This design comes from an exercise in tuning for small area on the open sky130 flow, not from production work. Where RTL was checked, it was by simulation tests only, not by an equivalence proof against the original. Not every run is shown, and edits may drop behaviour that the tests do not exercise. No functional check of the RTL was part of runs 2 to 4.

File: config.mk
export PLATFORM = sky130hd
export DESIGN_NAME = FloatingPointMultiplier
export DESIGN_NICKNAME = FloatingPointMultiplier
export VERILOG_FILES = /design/flow/design.v
export SDC_FILE = /design/flow/constraint.sdc
export NUM_CORES = 4
export LEC_CHECK = 0
export CAP_MARGIN = 20
export CORE_MARGIN = 2
export CORE_UTILIZATION = 40
export SLEW_MARGIN = 20
File: constraint.sdc
create_clock -name core_clock -period 6.8 [get_ports {clk_pll}]
set_input_delay 1.3600 -clock core_clock [delete_from_list [all_inputs] [get_ports {clk_pll}]]
set_output_delay 1.3600 -clock core_clock [all_outputs]
set_load 0.01 [all_outputs]
File: design.v
`timescale 1ns / 1ps
module FPExpAdder(
	input wire [7 : 0] in,
	input wire [7 : 0] change,
	output reg [7 : 0] out
    );
	reg [8 : 0] res;
	always @(*)
	begin
		res = in + change;
		out = res[7:0];
		if(in[7] == 1'b0 && change[7] == 1'b0)
		begin
			if(res[7]) 
			begin
				out = 127;
			end
		end
		else if(in[7] == 1'b1 && change[7] == 1'b1)
		begin
			if(!res[7]) 
			begin
				out = -128;
			end
		end
	end
endmodule
`timescale 1ns / 1ps
module FloatingPointMultiplier( 
	input wire [26 : 0] in_1,
	input wire [26 : 0] in_2,
	input wire clk_pll,
	output wire [26 : 0] out
    );
	wire in_1_sign;
	wire [7 : 0] in_1_exp;
	wire [17 : 0] in_1_fraction;
	wire in_2_sign;
	wire [7 : 0] in_2_exp;
	wire [17 : 0] in_2_fraction;
	reg out_sign;
	reg [7 : 0] out_exp;
	reg [17 : 0] out_fraction;
	assign in_1_sign = in_1[26];
	assign in_1_exp = in_1[25 : 18];
	assign in_1_fraction = in_1[17 : 0];
	assign in_2_sign = in_2[26];
	assign in_2_exp = in_2[25 : 18];
	assign in_2_fraction = in_2[17 : 0];
	assign out[26] = out_sign;
	assign out[25 : 18] = out_exp;
	assign out[17 : 0] = out_fraction;
	reg [7 : 0] fp_exp_adder_in;
	reg [7 : 0] fp_exp_adder_change;
	wire [7 : 0] fp_exp_adder_out;
	FPExpAdder fp_exp_adder (
		.in(fp_exp_adder_in),
		.change(fp_exp_adder_change),
		.out(fp_exp_adder_out)
	);
	reg pipe_sign;
	reg [7:0] pipe_exp;
	reg [35:0] pipe_prod;
	always @(posedge clk_pll)
	begin
		pipe_sign <= in_1_sign ^ in_2_sign;
		pipe_prod <= in_1_fraction * in_2_fraction;
		pipe_exp <= fp_exp_adder_out;
	end
	always @(*)
	begin
		fp_exp_adder_in = in_1_exp;
		fp_exp_adder_change = in_2_exp;
	end
	reg [7 : 0] fp_exp_sub_adder_in;
	reg [7 : 0] fp_exp_sub_adder_change;
	wire [7 : 0] fp_exp_sub_adder_out;
	FPExpAdder fp_exp_sub_adder (
		.in(fp_exp_sub_adder_in),
		.change(fp_exp_sub_adder_change),
		.out(fp_exp_sub_adder_out)
	);
	always @(*)
	begin
		out_sign = pipe_sign;
		fp_exp_sub_adder_in = pipe_exp;
		if(pipe_prod[35])
		begin
			fp_exp_sub_adder_change = 0;
			out_fraction = pipe_prod[35:18];
		end
		else
		begin
			fp_exp_sub_adder_change = -1;
			out_fraction = pipe_prod[34:17];
		end
		out_exp = fp_exp_sub_adder_out;
	end
endmodule
File: run.sh
#!/bin/bash
# synth_recipe.tcl (not shown) runs the flow's synth.tcl, then flattens the netlist and writes it again
# the make line also repeats each setting of config.mk as NAME=value (left out here)
make -C /OpenROAD-flow-scripts/flow DESIGN_CONFIG=/design/flow/config.mk WORK_HOME=/design/flow/orfs CLKGATE_MAP_FILE= SYNTH_SCRIPT=/design/flow/synth_recipe.tcl finish
run_1/layout.png
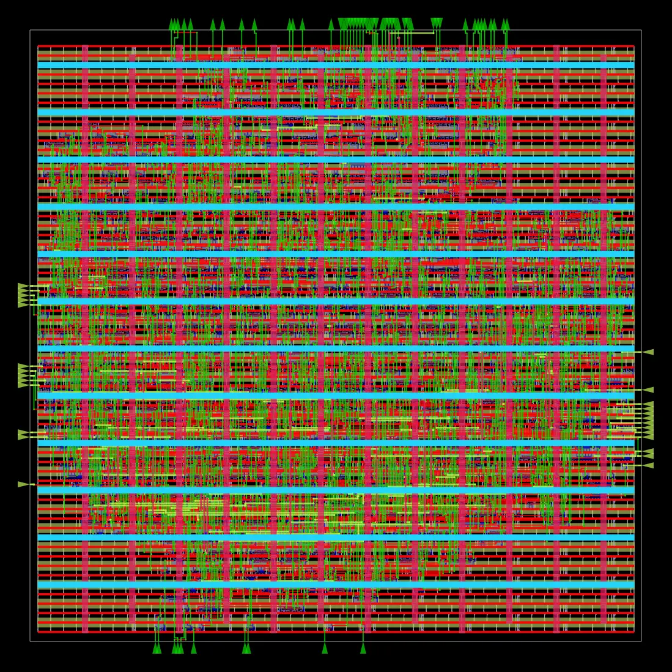
Finished Core Util: 53.1%
die area: 0.0310 mm^2

run_1/met4.png
(3 px per um) Cells faint in the background.
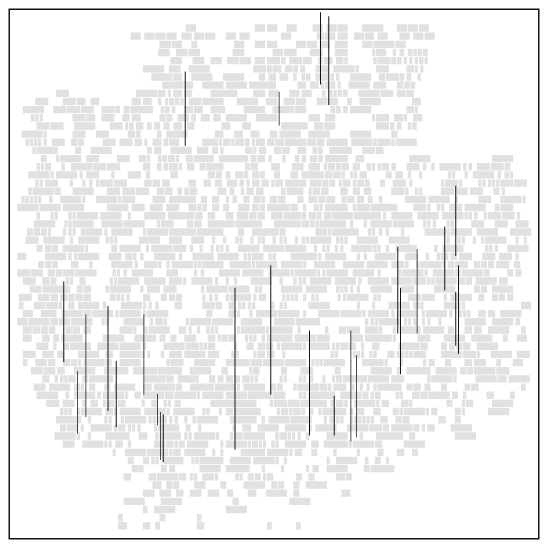
nets with wire on the layer: 26
main direction: vertical
wire length on this layer: 678 um
longest straight run: 53.7 um
Total Wirelength: 30700 um
via count: 9694

run_1/cell_classes.png
(3 px per um)
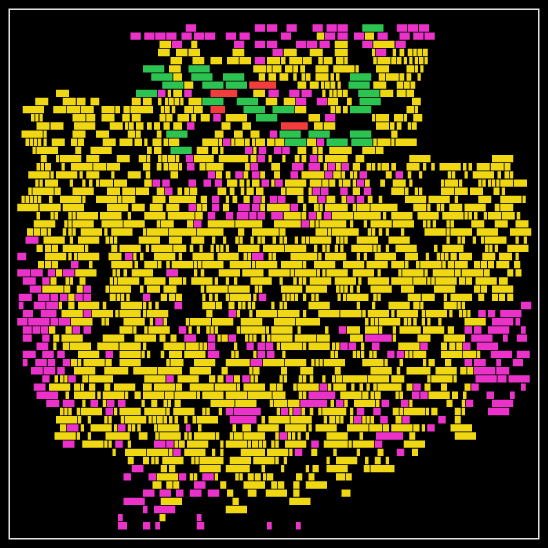
legend:
  all other logic:
    color: yellow
    cells: 1269
    share_of_their_area: 78%
  flops:
    color: green
    cells: 28
    share_of_their_area: 3.8%
  other buffers and delay cells:
    color: magenta
    cells: 284
    share_of_their_area: 18%
  clock drivers and dummy loads:
    color: red
    cells: 4
    share_of_their_area: 0.60%

==> out/metrics.yaml, run 1 <==
cp.arrival_ns: 6.81
clock-sinks: 28
hp-class: "in -> reg"
fill_cells: 2688
multi_input_area_share_pct: 67.7
gp_congestion: 0.877
cp_cell_sequence: "dlygate4sd2_1 -> buf_6 -> and2_4 -> fa_1 -> inv_1 -> fa_1 -> fa_1 -> inv_2 -> fa_1 -> fa_1 -> inv_2 -> fa_1 -> inv_2 -> ha_4 -> nand2_4 -> nor4_4 -> a31oi_4 -> a2111oi_4 -> nor3b_4 -> o21bai_2 -> xor2_1"
min_from: "in_1[26]"
ctsHoldBuffers: 0
top_regs: "pipe_prod (19), pipe_exp (8), pipe_sign (1)"
grt_max_degree: 23
worst-path-buf-inv: 6
port_buffers: 81
use_met1_pct: 24.1
drc: 0
n_antenna_cell: 0
met2_length_um: 16300
cts_tree: "yes"
nClkBuffers: 4
nets: 2023
grt_pass1_wl_um: 51000
largestClassByArea: "multi-input combinational cells"
hold_viol: 0
grt_pass1_vias: 10755
synthMuxAreaShare_pct: 1.62
outcome: "finished clean"
synth_cells: 1351
min_period_ns: 6.62
synth_async_sr_flop_share_pct: 0
synth_edf_count: 0
ys_ff_latch: 28
slew_violations: 0
inverters_excl_clock: 304
setup_viol: 0
synth.most_common_cell: "inv_1"
met2_usage_pct: 39.7
cp_max_fo: 7
synthSimpleGateAreaFrac_pct: 17.0
ant_nets: 0
synth_area_mm2: 0.0118
dr_wl_met3_um: 1330
hold_ws_ns: 1.67
critical-path-top-delay-family: "adder cells"
grt-ovfl-total: 0
busiest_layer: "met2"
crit_cells: 21
synthFlopType: "dfxtp_1"
cts.clk_slew.worst_paths_ns: 0.06
dp.cells: 1914
final_cell_mix: "282 x inv_1, 237 x fa_1, 208 x nand2_1"
placed_area_mm2: 0.0142
fin_ws_ns: 0.177
crit_top_cell: "fa_1"
cts_setup_buffers: 27
synth_commonest_cells: "304 x inv_1, 257 x fa_1, 218 x nand2_1, 134 x and2_1, 125 x ha_1"
crit_start: "in_1[11]"
grt_setup_unrepaired: "yes"
max_freq_mhz: 151
worst_pin_slew_ns: 0.549
register_area_um2: 561
drt-wirelength-per-cell_um: 15.6
antenna_found_initial: 0
largest_reg_flops: 19
finalSetupTns_ns: 0
cap_violations: 0
seq_cells: 28
synth_top_family_by_area: "adder cells"
num-multi-input-gates: 965
io_pins: 82
top_layer: "met4"
slew_headroom_pct: 63.4
die-height_um: 176
synthTopCellsByArea: "fa_1 43%, ha_1 13%, inv_1 9.6%"
start_kind: "primary input"
top_register: "pipe_prod"
slowest_delay_ns: 0.53
seq-cell-share_pct: 3.65
timing.final.crit_share_pct: 97.4
htreeDepth: 1
dp_slack_ns: -0.614
core_area_mm2: 0.0289
numCtsBuffers: 3
crit_path_end_kind: "flop"
wl_met1_um: 12400
cp_slowest_cell: "fa_1"
synth_top_area_share_pct: 43.5
cp-endpoint: "pipe_prod[29]"
stdcell_count: 1969
syn_avg_cell_area_um2: 8.76
buf_share_pct: 17.6
synth_xor_area_share_pct: 2.29
run_1/met3.png
(4 px per um) Cells faint in the background.
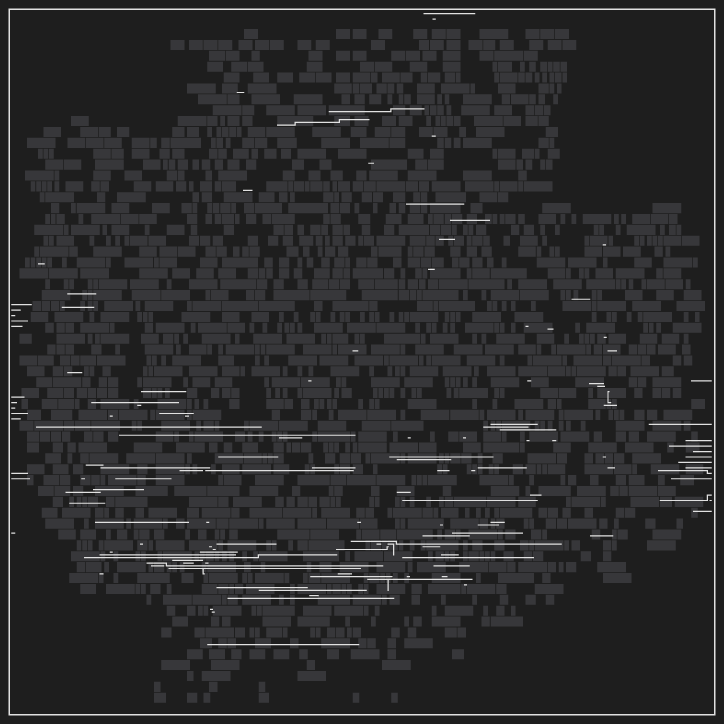

==> run 2: too many edits to list; what changed since run 1 <==
design.v: 99 -> 1152 lines; modules unchanged: 1
  FloatingPointMultiplier: edited, 71 -> 1114 lines
  FullAdder: new, 10 lines
==> module FullAdder as of run 2 <==
module FullAdder(
	input wire a,
	input wire b,
	input wire ci,
	output wire s,
	output wire co
    );
	assign s = a ^ b ^ ci;
	assign co = (a & b) | (a & ci) | (b & ci);
endmodule
--- a/config.mk
+++ b/config.mk
@@ -10,2 +10,3 @@
 export CORE_UTILIZATION = 40
 export SLEW_MARGIN = 20
+export SYNTH_HIERARCHICAL = 1
run_2/met3.png
(4 px per um) Cells faint in the background.
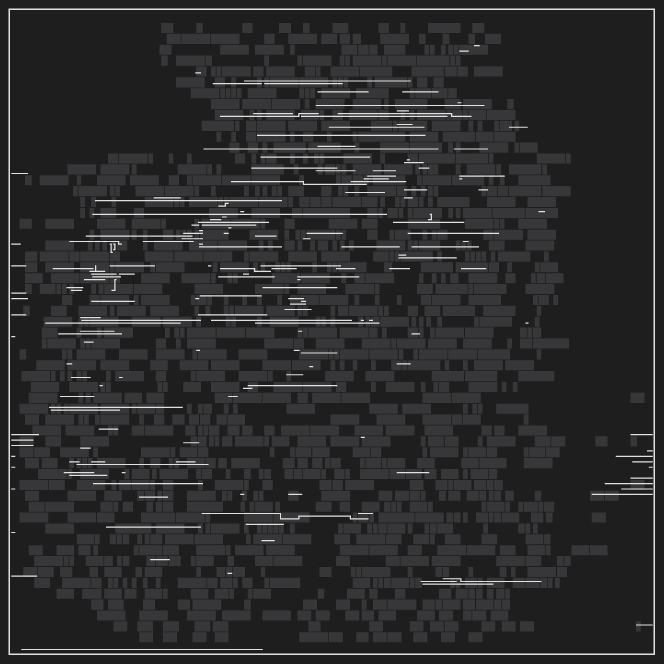
wire length on this layer: 1840 um
share of all routed wire: 6.7%
nets with wire on the layer: 112

==> run 2 against run 1 <==
Effect of this change:
- still clean on timing, DRC and antenna
- synthesized cell count decreased by 25%
- maximum frequency decreased by 1.1%
- final cell count decreased by 24%
==> out/metrics.yaml, run 2 <==
hold_viol: 0
dr.first_iter.drc_count: 515
ys_ff_latch: 28
top_regs: "pipe_prod (19), pipe_exp (8), pipe_sign (1)"
max_freq_mhz: 149
slowest_delay_ns: 0.51
cp-endpoint: "pipe_prod[24]"
buf_share_pct: 16.4
final_cell_mix: "290 x nand2_1, 234 x fa_1, 103 x inv_1"
dr_wl_met3_um: 1840
synthSimpleGateAreaFrac_pct: 14.7
synth_cells: 1020
setup_viol: 0
largestClassByArea: "multi-input combinational cells"
worst-path-buf-inv: 3
seq-cell-share_pct: 4.55
hold_ws_ns: 1.67
syn_avg_cell_area_um2: 9.65
hp-class: "in -> reg"
min_period_ns: 6.69
dp_slack_ns: -0.855
top_register: "pipe_prod"
core_area_mm2: 0.0242
crit_cells: 22
die_area_mm2: 0.0259
antenna_found_initial: 0
cp_slowest_cell: "fa_1"
synthTopCellsByArea: "fa_1 55%, nand2_1 11%, ha_1 7.5%"
synth_async_sr_flop_share_pct: 0
placed_area_mm2: 0.0119
worst_hold_path.endpoint: "pipe_sign"
finalSetupTns_ns: 0
outcome: "finished clean"
register_area_um2: 562
synthAdderAreaFrac_pct: 62.9
drc: 0
numCtsBuffers: 3
vias: 7726
synthMuxAreaShare_pct: 2.96
num-multi-input-gates: 824
worst_pin_slew_ns: 0.620
synth.most_common_cell: "nand2_1"
largest_reg_flops: 19
synthFlopType: "dfxtp_1"
cp_cell_sequence: "dlygate4sd2_1 -> buf_6 -> nand2_4 -> fa_2 -> fa_2 -> fa_1 -> fa_2 -> fa_1 -> fa_1 -> inv_2 -> ha_4 -> nor2_1 -> or3_1 -> o22a_1 -> fa_2 -> o21bai_4 -> o211ai_1 -> and2_1 -> nor2_1 -> nor2_1 -> o21bai_1 -> fa_1"
seq_cells: 28
fill_cells: 2258
gp_congestion: 0.895
met2_usage_pct: 36.8
timing.final.crit_share_pct: 98.4
multi_input_area_share_pct: 71.9
grt_setup_unrepaired: "yes"
ys_types: 50
nets: 1558
start_kind: "primary input"
cp_max_fo: 6
drt-wirelength-per-cell_um: 18.5
inverters_excl_clock: 105
wl_met1_um: 11400
ctsHoldBuffers: 0
synth_edf_count: 0
grt_pass1_wl_um: 43800
cts_tree: "yes"
htreeDepth: 1
use_met1_pct: 29.3
io_pins: 82
synth_top_area_share_pct: 55.3
ant_nets: 0
slew_violations: 0
grt_max_degree: 26
busiest_layer: "met2"
met2_length_um: 13700
nClkBuffers: 3
synth_commonest_cells: "299 x nand2_1, 272 x fa_1, 105 x inv_1, 59 x ha_1, 55 x clkbuf_1"
grt-ovfl-total: 0
die-height_um: 161
synth_xor_area_share_pct: 1.51
clock-sinks: 28
utilization_pct: 51.0
grt_pass1_vias: 8406
crit_path_end_kind: "flop"
dp.cells: 1478
slew_headroom_pct: 58.7
stdcell_count: 1494
run_2/met4.png
(4 px per um) Cells faint in the background.
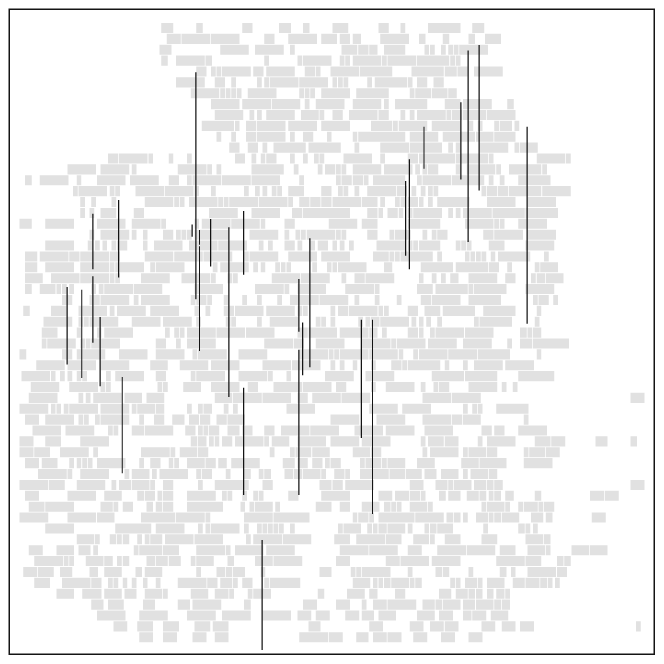
longest straight run: 56.4 um
nets with wire on the layer: 26

run_2/final_congestion.png
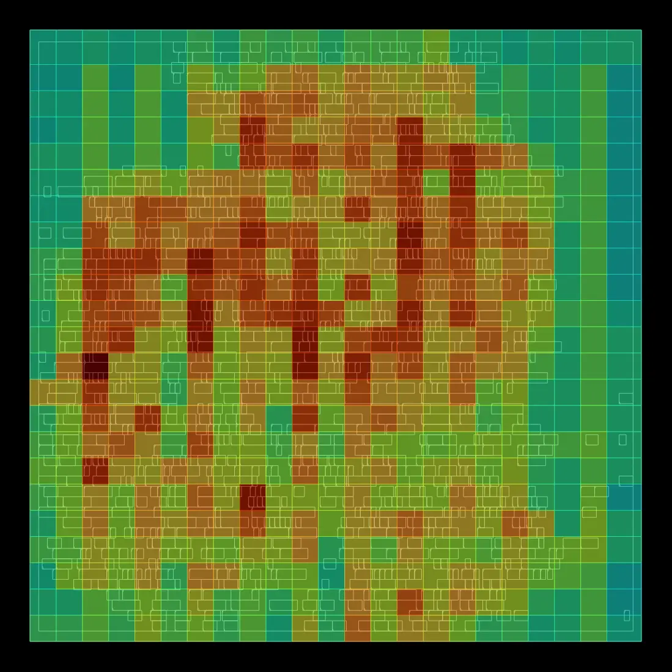

## Run 3: what changed since run 2
--- a/design.v
+++ b/design.v
@@ -2,28 +2,38 @@
 module FPExpAdder(
 	input wire [7 : 0] in,
 	input wire [7 : 0] change,
-	output reg [7 : 0] out
+	output wire [7 : 0] out
     );
-	reg [8 : 0] res;
-	always @(*)
-	begin
-		res = in + change;
-		out = res[7:0];
-		if(in[7] == 1'b0 && change[7] == 1'b0)
-		begin
-			if(res[7]) 
-			begin
-				out = 127;
-			end
+	wire [8 : 0] c;
+	wire [7 : 0] s;
+	assign c[0] = 1'b0;
+	assign s[0] = in[0] ^ change[0];
+	assign c[1] = in[0] & change[0];
+	genvar i;
+	generate
+		for (i = 1; i < 8; i = i + 1) begin : bit_add
+			FullAdder fa (.a(in[i]), .b(change[i]), .ci(c[i]), .s(s[i]), .co(c[i + 1]));
 		end
-		else if(in[7] == 1'b1 && change[7] == 1'b1)
-		begin
-			if(!res[7]) 
-			begin
-				out = -128;
-			end
+	endgenerate
+	wire ovf = c[7] ^ c[8];
+	assign out[7] = ovf ? in[7] : s[7];
+	assign out[6 : 0] = ovf ? {7{~in[7]}} : s[6 : 0];
+endmodule
+module FPExpDec(
+	input wire [7 : 0] in,
+	input wire norm,
+	output wire [7 : 0] out
+    );
+	wire [7 : 0] z;
+	assign z[0] = 1'b1;
+	genvar i;
+	generate
+		for (i = 1; i < 8; i = i + 1) begin : zero_chain
+			assign z[i] = z[i - 1] & ~in[i - 1];
 		end
-	end
+	endgenerate
+	wire dec = ~norm & ~(in[7] & z[7]);
+	assign out = in ^ (z & {8{dec}});
 endmodule
 `timescale 1ns / 1ps
 module FloatingPointMultiplier(
@@ -1122,23 +1132,25 @@
 	);
 	reg pipe_sign;
 	reg [7 : 0] pipe_exp;
-	reg [35 : 17] pipe_prod;
+	reg pipe_norm;
+	reg [34 : 17] pipe_nprod;
 	always @(posedge clk_pll)
 	begin
 		pipe_sign <= in_1[26] ^ in_2[26];
-		pipe_prod <= prod;
+		pipe_norm <= prod[35];
+		pipe_nprod <= ~prod[34 : 17];
 		pipe_exp <= exp_sum;
 	end
-	wire [7 : 0] exp_dec;
-	FPExpAdder fp_exp_sub_adder (
+	wire [7 : 0] exp_out;
+	FPExpDec fp_exp_dec (
 		.in(pipe_exp),
-		.change(8'hff),
-		.out(exp_dec)
+		.norm(pipe_norm),
+		.out(exp_out)
 	);
 	assign out[26] = pipe_sign;
-	assign out[25 : 18] = pipe_prod[35] ? pipe_exp : exp_dec;
+	assign out[25 : 18] = exp_out;
 	assign out[17] = 1'b1;
-	assign out[16 : 0] = pipe_prod[35] ? pipe_prod[34 : 18] : pipe_prod[33 : 17];
+	assign out[16 : 0] = ~(pipe_norm ? pipe_nprod[34 : 18] : pipe_nprod[33 : 17]);
 endmodule
 module FullAdder(
 	input wire a,
run_3/final_congestion.png
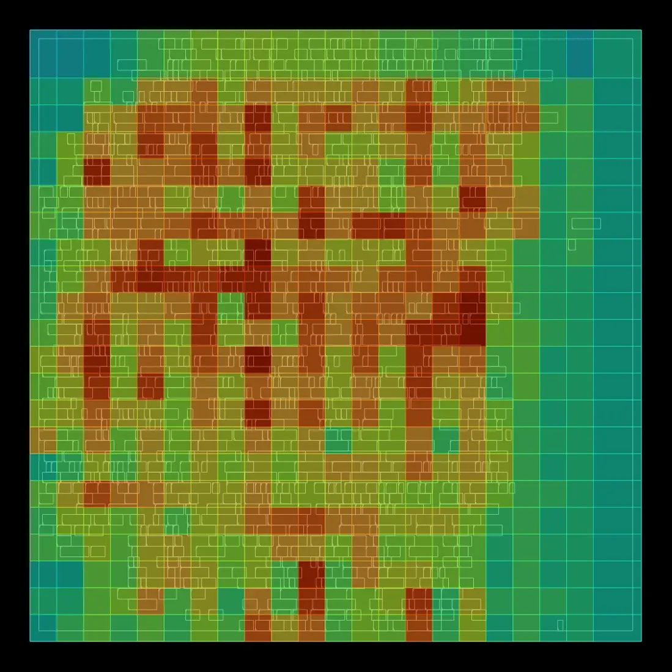
GR met2 Demand/Resource: 35.0%
gr usage total: 21.9%
GRT met1 Usage: 32.2%
grt peak-use layer: met2

run_3/met4.png
(4 px per um) Cells faint in the background.
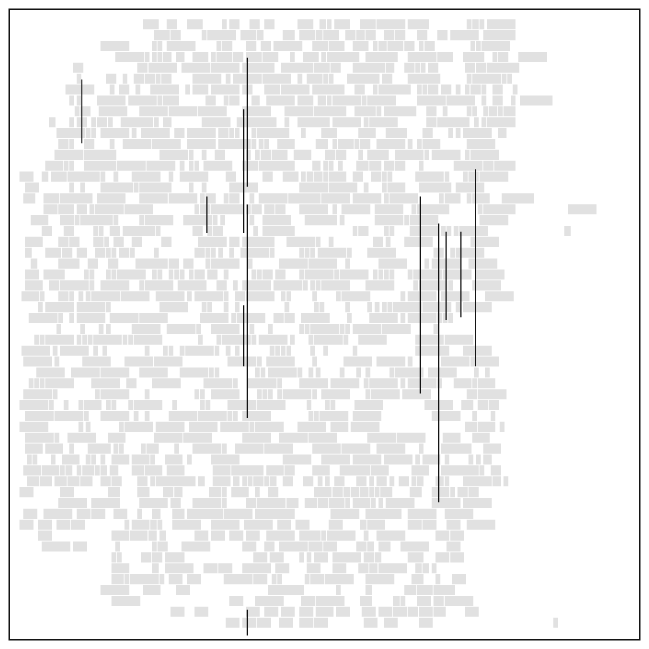
share of all routed wire: 1.4%
nets with wire on the layer: 12
wire length on this layer: 371 um
longest straight run: 69.4 um

==> run 3 against run 2 <==
Effect of this change:
- the layout now fails its checks (setup timing)
- synthesized cell count decreased by 6.8%
- global-route usage is essentially flat
- design area shrank 2.3%
- sequential share of layout area rose by 0.098 points
==> out/metrics.yaml, run 3 <==
min_period_ns: 6.84
hold_ws_ns: 1.66
nClkBuffers: 4
final_cell_mix: "273 x nand2_1, 237 x fa_1, 128 x buf_4"
gp_congestion: 0.865
io_pins: 82
slew_violations: 0
synth_edf_count: 0
hp-class: "in -> reg"
buf_share_pct: 18.0
die_area_mm2: 0.0247
crit_path_end_kind: "flop"
min_from: "in_1[26]"
inverters_excl_clock: 111
hold_viol: 0
violations: "setup timing"
fin_ws_ns: -0.0396
grt_setup_unrepaired: "yes"
dp.cells: 1399
synthMuxAreaShare_pct: 3.00
setup_viol: 3
outcome: "failed layout checks"
syn_avg_cell_area_um2: 9.88
crit_start: "in_1[1]"
met2_length_um: 12600
synth_xor_area_share_pct: 1.60
clock-sinks: 28
ys_ff_latch: 28
dr.first_iter.drc_count: 459
synthSimpleGateAreaFrac_pct: 14.1
dp_slack_ns: -1.06
register_area_um2: 561
cts_setup_buffers: 26
critical-path-top-delay-family: "adder cells"
synthAdderAreaFrac_pct: 64.5
synth.most_common_cell: "nand2_1"
utilization_pct: 51.9
finalSetupTns_ns: -0.0923
top_register: "pipe_nprod"
num-multi-input-gates: 738
run_3/gate_families.png
(4 px per um)
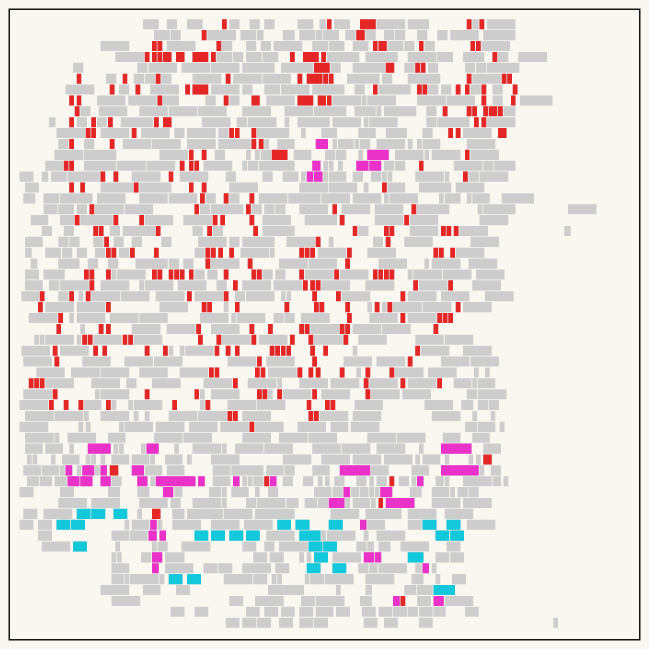

## Run 4: what changed since run 3
--- a/config.mk
+++ b/config.mk
@@ -8,5 +8,6 @@
 export CAP_MARGIN = 20
 export CORE_MARGIN = 2
 export CORE_UTILIZATION = 40
+export GPL_TIMING_DRIVEN = 0
 export SLEW_MARGIN = 20
 export SYNTH_HIERARCHICAL = 1
run_4/gate_families.png
(4 px per um)
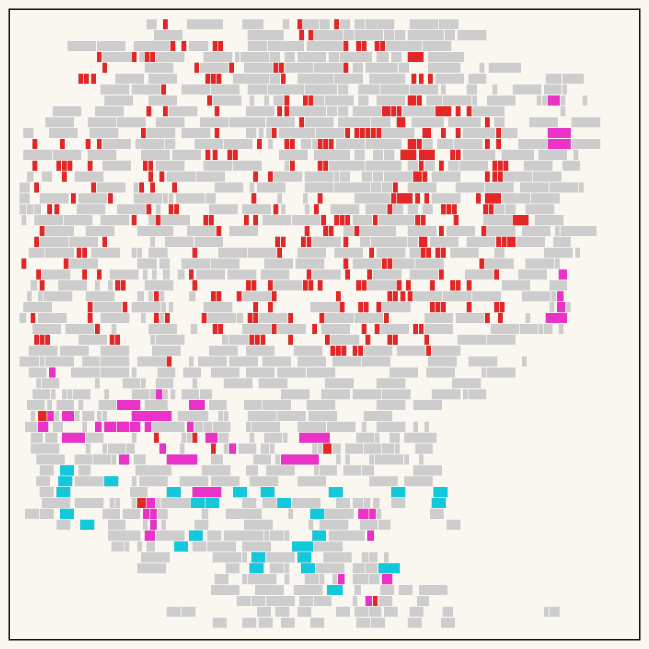
legend:
  multiplexers:
    color: cyan
    cells: 27
    most_used: mux2i_1
  inverting AOI/OAI gates:
    color: magenta
    cells: 41
    most_used: a21oi_1
  NAND gates:
    color: red
    cells: 294
    most_used: nand2_1

run_4/met4.png
(4 px per um) Cells faint in the background.
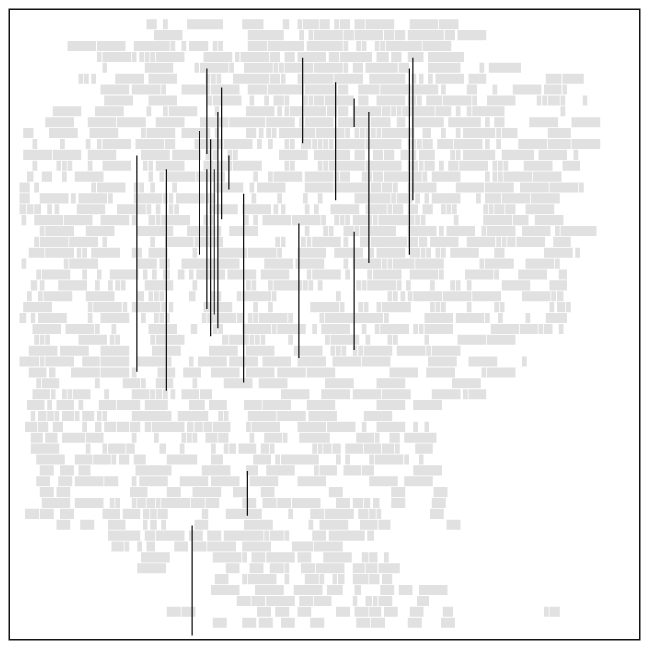
main direction: vertical
longest straight run: 55.1 um
wire length on this layer: 698 um
nets with wire on the layer: 21

==> run 4 against run 3 <==
Effect of this change:
- still fails the layout checks on setup timing
- core utilization down 1.3 points
- synthesized cell count unchanged
- first-iteration DRC count up 20%
- maximum frequency down 0.57%
- flip-flop and latch count unchanged
- wire length up 1.1%
- final cell count down 4.5%
- clock-buffer cell count down 1
- critical endpoint is now pipe_nprod[32]
- largest cell class unchanged
==> out/metrics.yaml, run 4 <==
ctsHoldBuffers: 0
grt_setup_unrepaired: "yes"
synth_top_family_by_area: "adder cells"
numCtsBuffers: 3
synth_commonest_cells: "290 x nand2_1, 275 x fa_1, 111 x inv_1, 67 x clkbuf_1, 43 x ha_1"
grt_pass1_vias: 7425
cp-endpoint: "pipe_nprod[32]"
busiest_layer: "met2"
cap_violations: 0
met2_usage_pct: 37.2
worst-path-buf-inv: 4
met2_length_um: 13500
use_met1_pct: 29.2
synth_cells: 951
totalWireLength_um: 26100
synthTopCellsByArea: "fa_1 59%, nand2_1 12%, dfxtp_1 6.0%"
wl_met1_um: 10400
placed_area_mm2: 0.0106
ys_types: 49
io_pins: 82
top_layer: "met4"
synth.most_common_cell: "nand2_1"
slowest_delay_ns: 0.57
dr.first_iter.drc_count: 551
synthFlopType: "dfxtp_1"
top_regs: "pipe_nprod (18), pipe_exp (8)"
drt-wirelength-per-cell_um: 19.0
ys_ff_latch: 28
die-height_um: 157
inverters_excl_clock: 111
grt_max_degree: 19
dp.cells: 1314
grt_util_all_layers_pct: 21.7
top_register: "pipe_nprod"
buf_share_pct: 16.4
grt-ovfl-total: 0
seq-cell-share_pct: 4.76
num-multi-input-gates: 738
cp_max_fo: 4
hold_viol: 0
vias: 7042
dp_slack_ns: -1.09
stdcell_count: 1370
fill_cells: 2122
synth_xor_area_share_pct: 1.60
cts_setup_buffers: 34
min_from: "in_1[26]"
cp.arrival_ns: 7.04
crit_start: "in_1[5]"
final_cell_mix: "276 x nand2_1, 258 x fa_1, 109 x inv_1"
core_area_mm2: 0.0233
utilization_pct: 50.6
register_area_um2: 561
synthAdderAreaFrac_pct: 64.5
grt_pass1_wl_um: 40600
cts_tree: "yes"
synthMuxAreaShare_pct: 3.00
cts.clk_slew.worst_paths_ns: 0.07
violations: "setup timing"
drc: 0
n_antenna_cell: 0
clock-sinks: 28
timing.final.crit_share_pct: 101
nClkBuffers: 3
dr_wl_met3_um: 1510
fin_ws_ns: -0.0785
hp-class: "in -> reg"
min_period_ns: 6.88
multi_input_area_share_pct: 71.3
start_kind: "primary input"
cp_cell_sequence: "clkbuf_16 -> clkbuf_16 -> nand2_4 -> fa_2 -> fa_2 -> fa_2 -> fa_1 -> fa_1 -> fa_1 -> nor3b_2 -> maj3_2 -> a21oi_4 -> o21ai_4 -> a221oi_2 -> nor2_2 -> fa_2 -> and2b_2 -> o2111ai_4 -> a31oi_4 -> o21ai_4 -> inv_2 -> fa_2 -> inv_1"
largestClassByArea: "multi-input combinational cells"
die_area_mm2: 0.0247
slew_headroom_pct: 61.6
crit_top_cell: "fa_2"
worst_pin_slew_ns: 0.577
synth_top_area_share_pct: 58.6
outcome: "failed layout checks"
cp_slowest_cell: "fa_1"
seq_cells: 28
largest_reg_flops: 18
setup_viol: 7
finalSetupTns_ns: -0.292
antenna_found_initial: 0
gp_congestion: 0.881
synth_area_mm2: 0.00939
run_4/layout.png
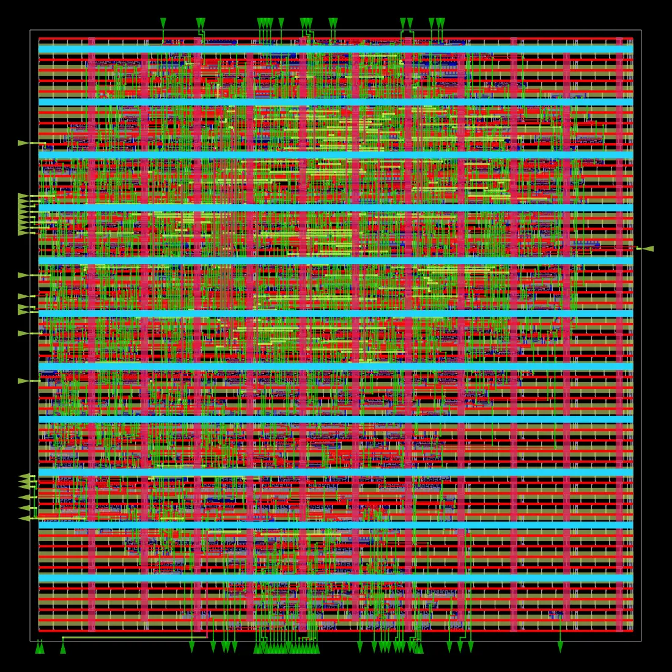

## Run 5: large edit since run 4, in outline
design.v: 1164 -> 1497 lines; modules unchanged: 2
  FloatingPointMultiplier: edited, 1116 -> 1430 lines
  FullAdder: edited, 10 -> 4 lines
  HalfAdderN: new, 4 lines
  Aoi21: new, 3 lines
  Oai21: new, 3 lines
  Nand2: new, 3 lines
  Nor2: new, 3 lines
  Inv: new, 3 lines
  Xor2: new, 3 lines
  Xnor2: new, 3 lines
==> module Nor2 as of run 5 <==
module Nor2(input wire a, input wire b, output wire y);
	assign y = ~(a | b);
endmodule
==> module FullAdder as of run 5 <==
module FullAdder(input wire a, input wire b, input wire ci, output wire s, output wire co);
	assign s = a ^ b ^ ci;
	assign co = (a & b) | (a & ci) | (b & ci);
endmodule
==> module Xnor2 as of run 5 <==
module Xnor2(input wire a, input wire b, output wire y);
	assign y = ~(a ^ b);
endmodule
==> module Aoi21 as of run 5 <==
module Aoi21(input wire a, input wire b, input wire c, output wire y);
	assign y = ~(a | (b & c));
endmodule
==> module HalfAdderN as of run 5 <==
module HalfAdderN(input wire a, input wire b, output wire s, output wire co);
	assign s = ~(a ^ b);
	assign co = a | b;
endmodule
==> module Inv as of run 5 <==
module Inv(input wire a, output wire y);
	assign y = ~a;
endmodule
==> module Oai21 as of run 5 <==
module Oai21(input wire a, input wire b, input wire c, output wire y);
	assign y = ~(a & (b | c));
endmodule
==> module Xor2 as of run 5 <==
module Xor2(input wire a, input wire b, output wire y);
	assign y = a ^ b;
endmodule
==> module Nand2 as of run 5 <==
module Nand2(input wire a, input wire b, output wire y);
	assign y = ~(a & b);
endmodule
--- a/config.mk
+++ b/config.mk
@@ -9,5 +9,4 @@
 export CORE_MARGIN = 2
 export CORE_UTILIZATION = 40
-export GPL_TIMING_DRIVEN = 0
 export SLEW_MARGIN = 20
 export SYNTH_HIERARCHICAL = 1
run_5/layout.png
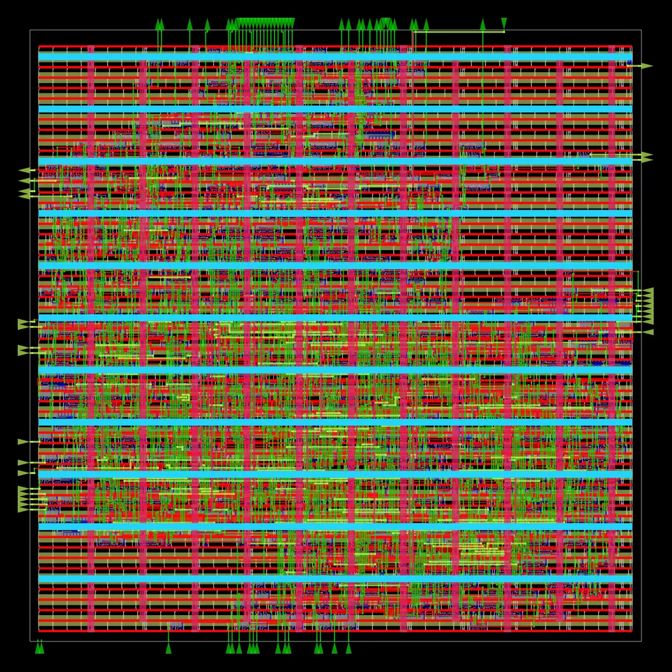
Ports: 82
Die W: 159 um
die height: 159 um
die area: 0.0254 mm^2
Finished Core Util: 48.6%

==> run 5 against run 4 <==
Effect of this change:
- via count rose by 4.1%
- critical path depth shrank 2
- synthesized cell count is 11% higher
- the run now finishes clean
==> out/metrics.yaml, run 5 <==
hold_ws_ns: 1.66
synth_compound_area_share_pct: 4.93
port_buffers: 78
largestClassByArea: "multi-input combinational cells"
grt_pass1_vias: 8403
dp_slack_ns: 0.0441
synthMuxAreaShare_pct: 2.92
dr.first_iter.drc_count: 339
max_freq_mhz: 154
synth_commonest_cells: "339 x nand2_1, 269 x fa_1, 136 x inv_1, 69 x buf_2, 50 x nor2_1"
core_area_mm2: 0.0235
numCtsBuffers: 3
grt_setup_unrepaired: "no"
syn_avg_cell_area_um2: 9.18
buf_share_pct: 14.9
start_kind: "primary input"
totalWireLength_um: 24800
synth.most_common_cell: "nand2_1"
slowest_delay_ns: 0.69
dr_wl_met3_um: 1730
crit_cells: 21
fin_ws_ns: 0.308
inverters_excl_clock: 136
cts.clk_slew.worst_paths_ns: 0.07
cp_cell_sequence: "clkdlybuf4s50_1 -> nand2_1 -> fa_1 -> fa_1 -> fa_1 -> fa_1 -> fa_1 -> fa_1 -> inv_1 -> ha_1 -> inv_1 -> nand2_1 -> a21oi_2 -> o21ai_1 -> buf_4 -> a21oi_2 -> o21ai_1 -> buf_4 -> a21oi_2 -> o21ai_1 -> xor2_1"
synth_xor_area_share_pct: 3.73
largest_reg_flops: 18
tap_cells: 319
dp.cells: 1470
gp_congestion: 0.857
placed_area_mm2: 0.0114
clock-sinks: 28
hold_viol: 0
cp_max_fo: 5
grt_pass1_wl_um: 42300
synth_top_area_share_pct: 55.8
crit_path_end_kind: "flop"
hp-class: "in -> reg"
seq_cells: 28
worst_hold_path.endpoint: "pipe_sign"
wl_met1_um: 9790
cp.arrival_ns: 6.65
grt_max_degree: 20
outcome: "finished clean"
nets: 1492
critical-path-top-delay-family: "adder cells"
cts_setup_buffers: 0
top_layer: "met4"
grt-ovfl-total: 0
register_area_um2: 561
ctsHoldBuffers: 0
nClkBuffers: 3
synth_cells: 1051
met2_usage_pct: 37.2
synth_async_sr_flop_share_pct: 0
ant_nets: 0
antenna_found_initial: 0
finalSetupTns_ns: 0
met2_length_um: 12500
cts_tree: "yes"
num-multi-input-gates: 813
synth_edf_count: 0
cp-endpoint: "pipe_nprod[34]"
slew_violations: 0
timing.final.crit_share_pct: 95.5
drt-wirelength-per-cell_um: 16.8
cp_slowest_cell: "clkdlybuf4s50_1"
htreeDepth: 1
use_met1_pct: 26.1
hpwl_um: 20700
final_cell_mix: "339 x nand2_1, 269 x fa_1, 136 x inv_1"
grt_util_all_layers_pct: 20.9
crit_required_ns: 6.96
top_regs: "pipe_nprod (18), pipe_exp (8)"
seq-cell-share_pct: 4.90
min_from: "in_1[26]"
setup_viol: 0
fill_cells: 2323
synthAdderAreaFrac_pct: 57.4
vias: 7331
ys_types: 32
n_antenna_cell: 0
synthTopCellsByArea: "fa_1 56%, nand2_1 13%, dfxtp_1 5.8%"
worst-path-buf-inv: 5
run_5/gate_families.png
(4 px per um)
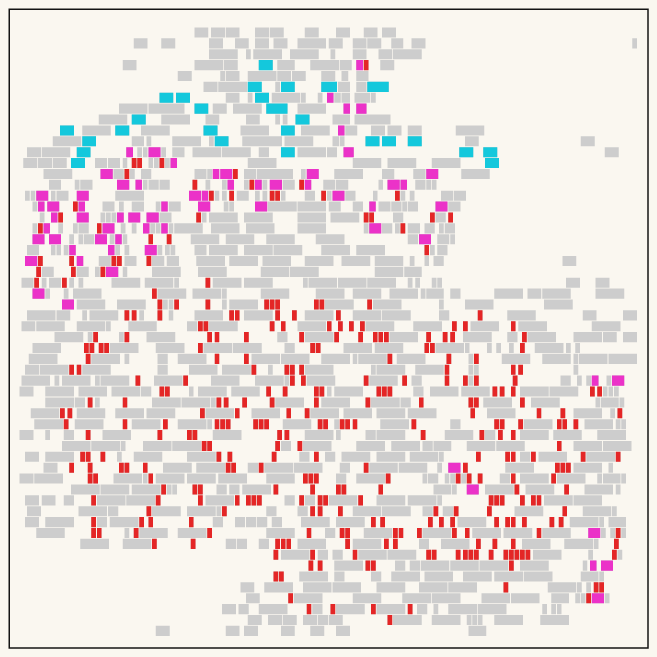
legend:
  NAND gates:
    color: red
    cells: 339
    most_used: nand2_1
  multiplexers:
    color: cyan
    cells: 27
    most_used: mux2i_1
  inverting AOI/OAI gates:
    color: magenta
    cells: 66
    most_used: a21oi_2
commonest non-fill, non-tap cell in the layout: nand2_1
Post-Layout Cell Count: 1473
multi-input combinational area share: 71.6%

-- separate check: timing with driven ports --
How much do the figures lean on ideal ports? The routed layouts below were timed once more, with nothing changed but the port constraints. Step 1, drivers: a clkbuf_16 drives clk_pll and a buf_2 each remaining input, both assumed. Step 2 also shifts input and output timing later by t, the mid clock arrival at the registers, as if the neighbouring blocks saw the same clock. Slacks: ideal / step 1 / step 2; pairs: ideal / step 1.
| run | shift t [ns] | setup WS [ns] | worst hold slack (ns) | latest minus earliest clock arrival (ns) | cell pins on the clock port's net |
|---|---|---|---|---|---|
| run 1 | 0.288 | 0.177 / 0.188 / -0.100 | 1.669 / 1.661 / 1.949 | 0.003 / 0.002 | 1 |
| run 2 | 0.300 | 0.106 / 0.081 / -0.219 | 1.673 / 1.666 / 1.967 | 0.006 / 0.007 | 1 |
| run 3 | 0.293 | -0.040 / -0.081 / -0.374 | 1.661 / 1.653 / 1.947 | 0.005 / 0.005 | 1 |
| run 4 | 0.293 | -0.079 / -0.118 / -0.411 | 1.662 / 1.654 / 1.947 | 0.004 / 0.004 | 1 |
| run 5 | 0.301 | 0.308 / 0.323 / 0.021 | 1.664 / 1.651 / 1.952 | 0.003 / 0.003 | 1 |
Met with ideal ports but missed after step 2: setup timing in run 1 and run 2. For run 3, which loses most, drivers alone change the setup slack by -0.041 ns; drivers and shift together by -0.334 ns.
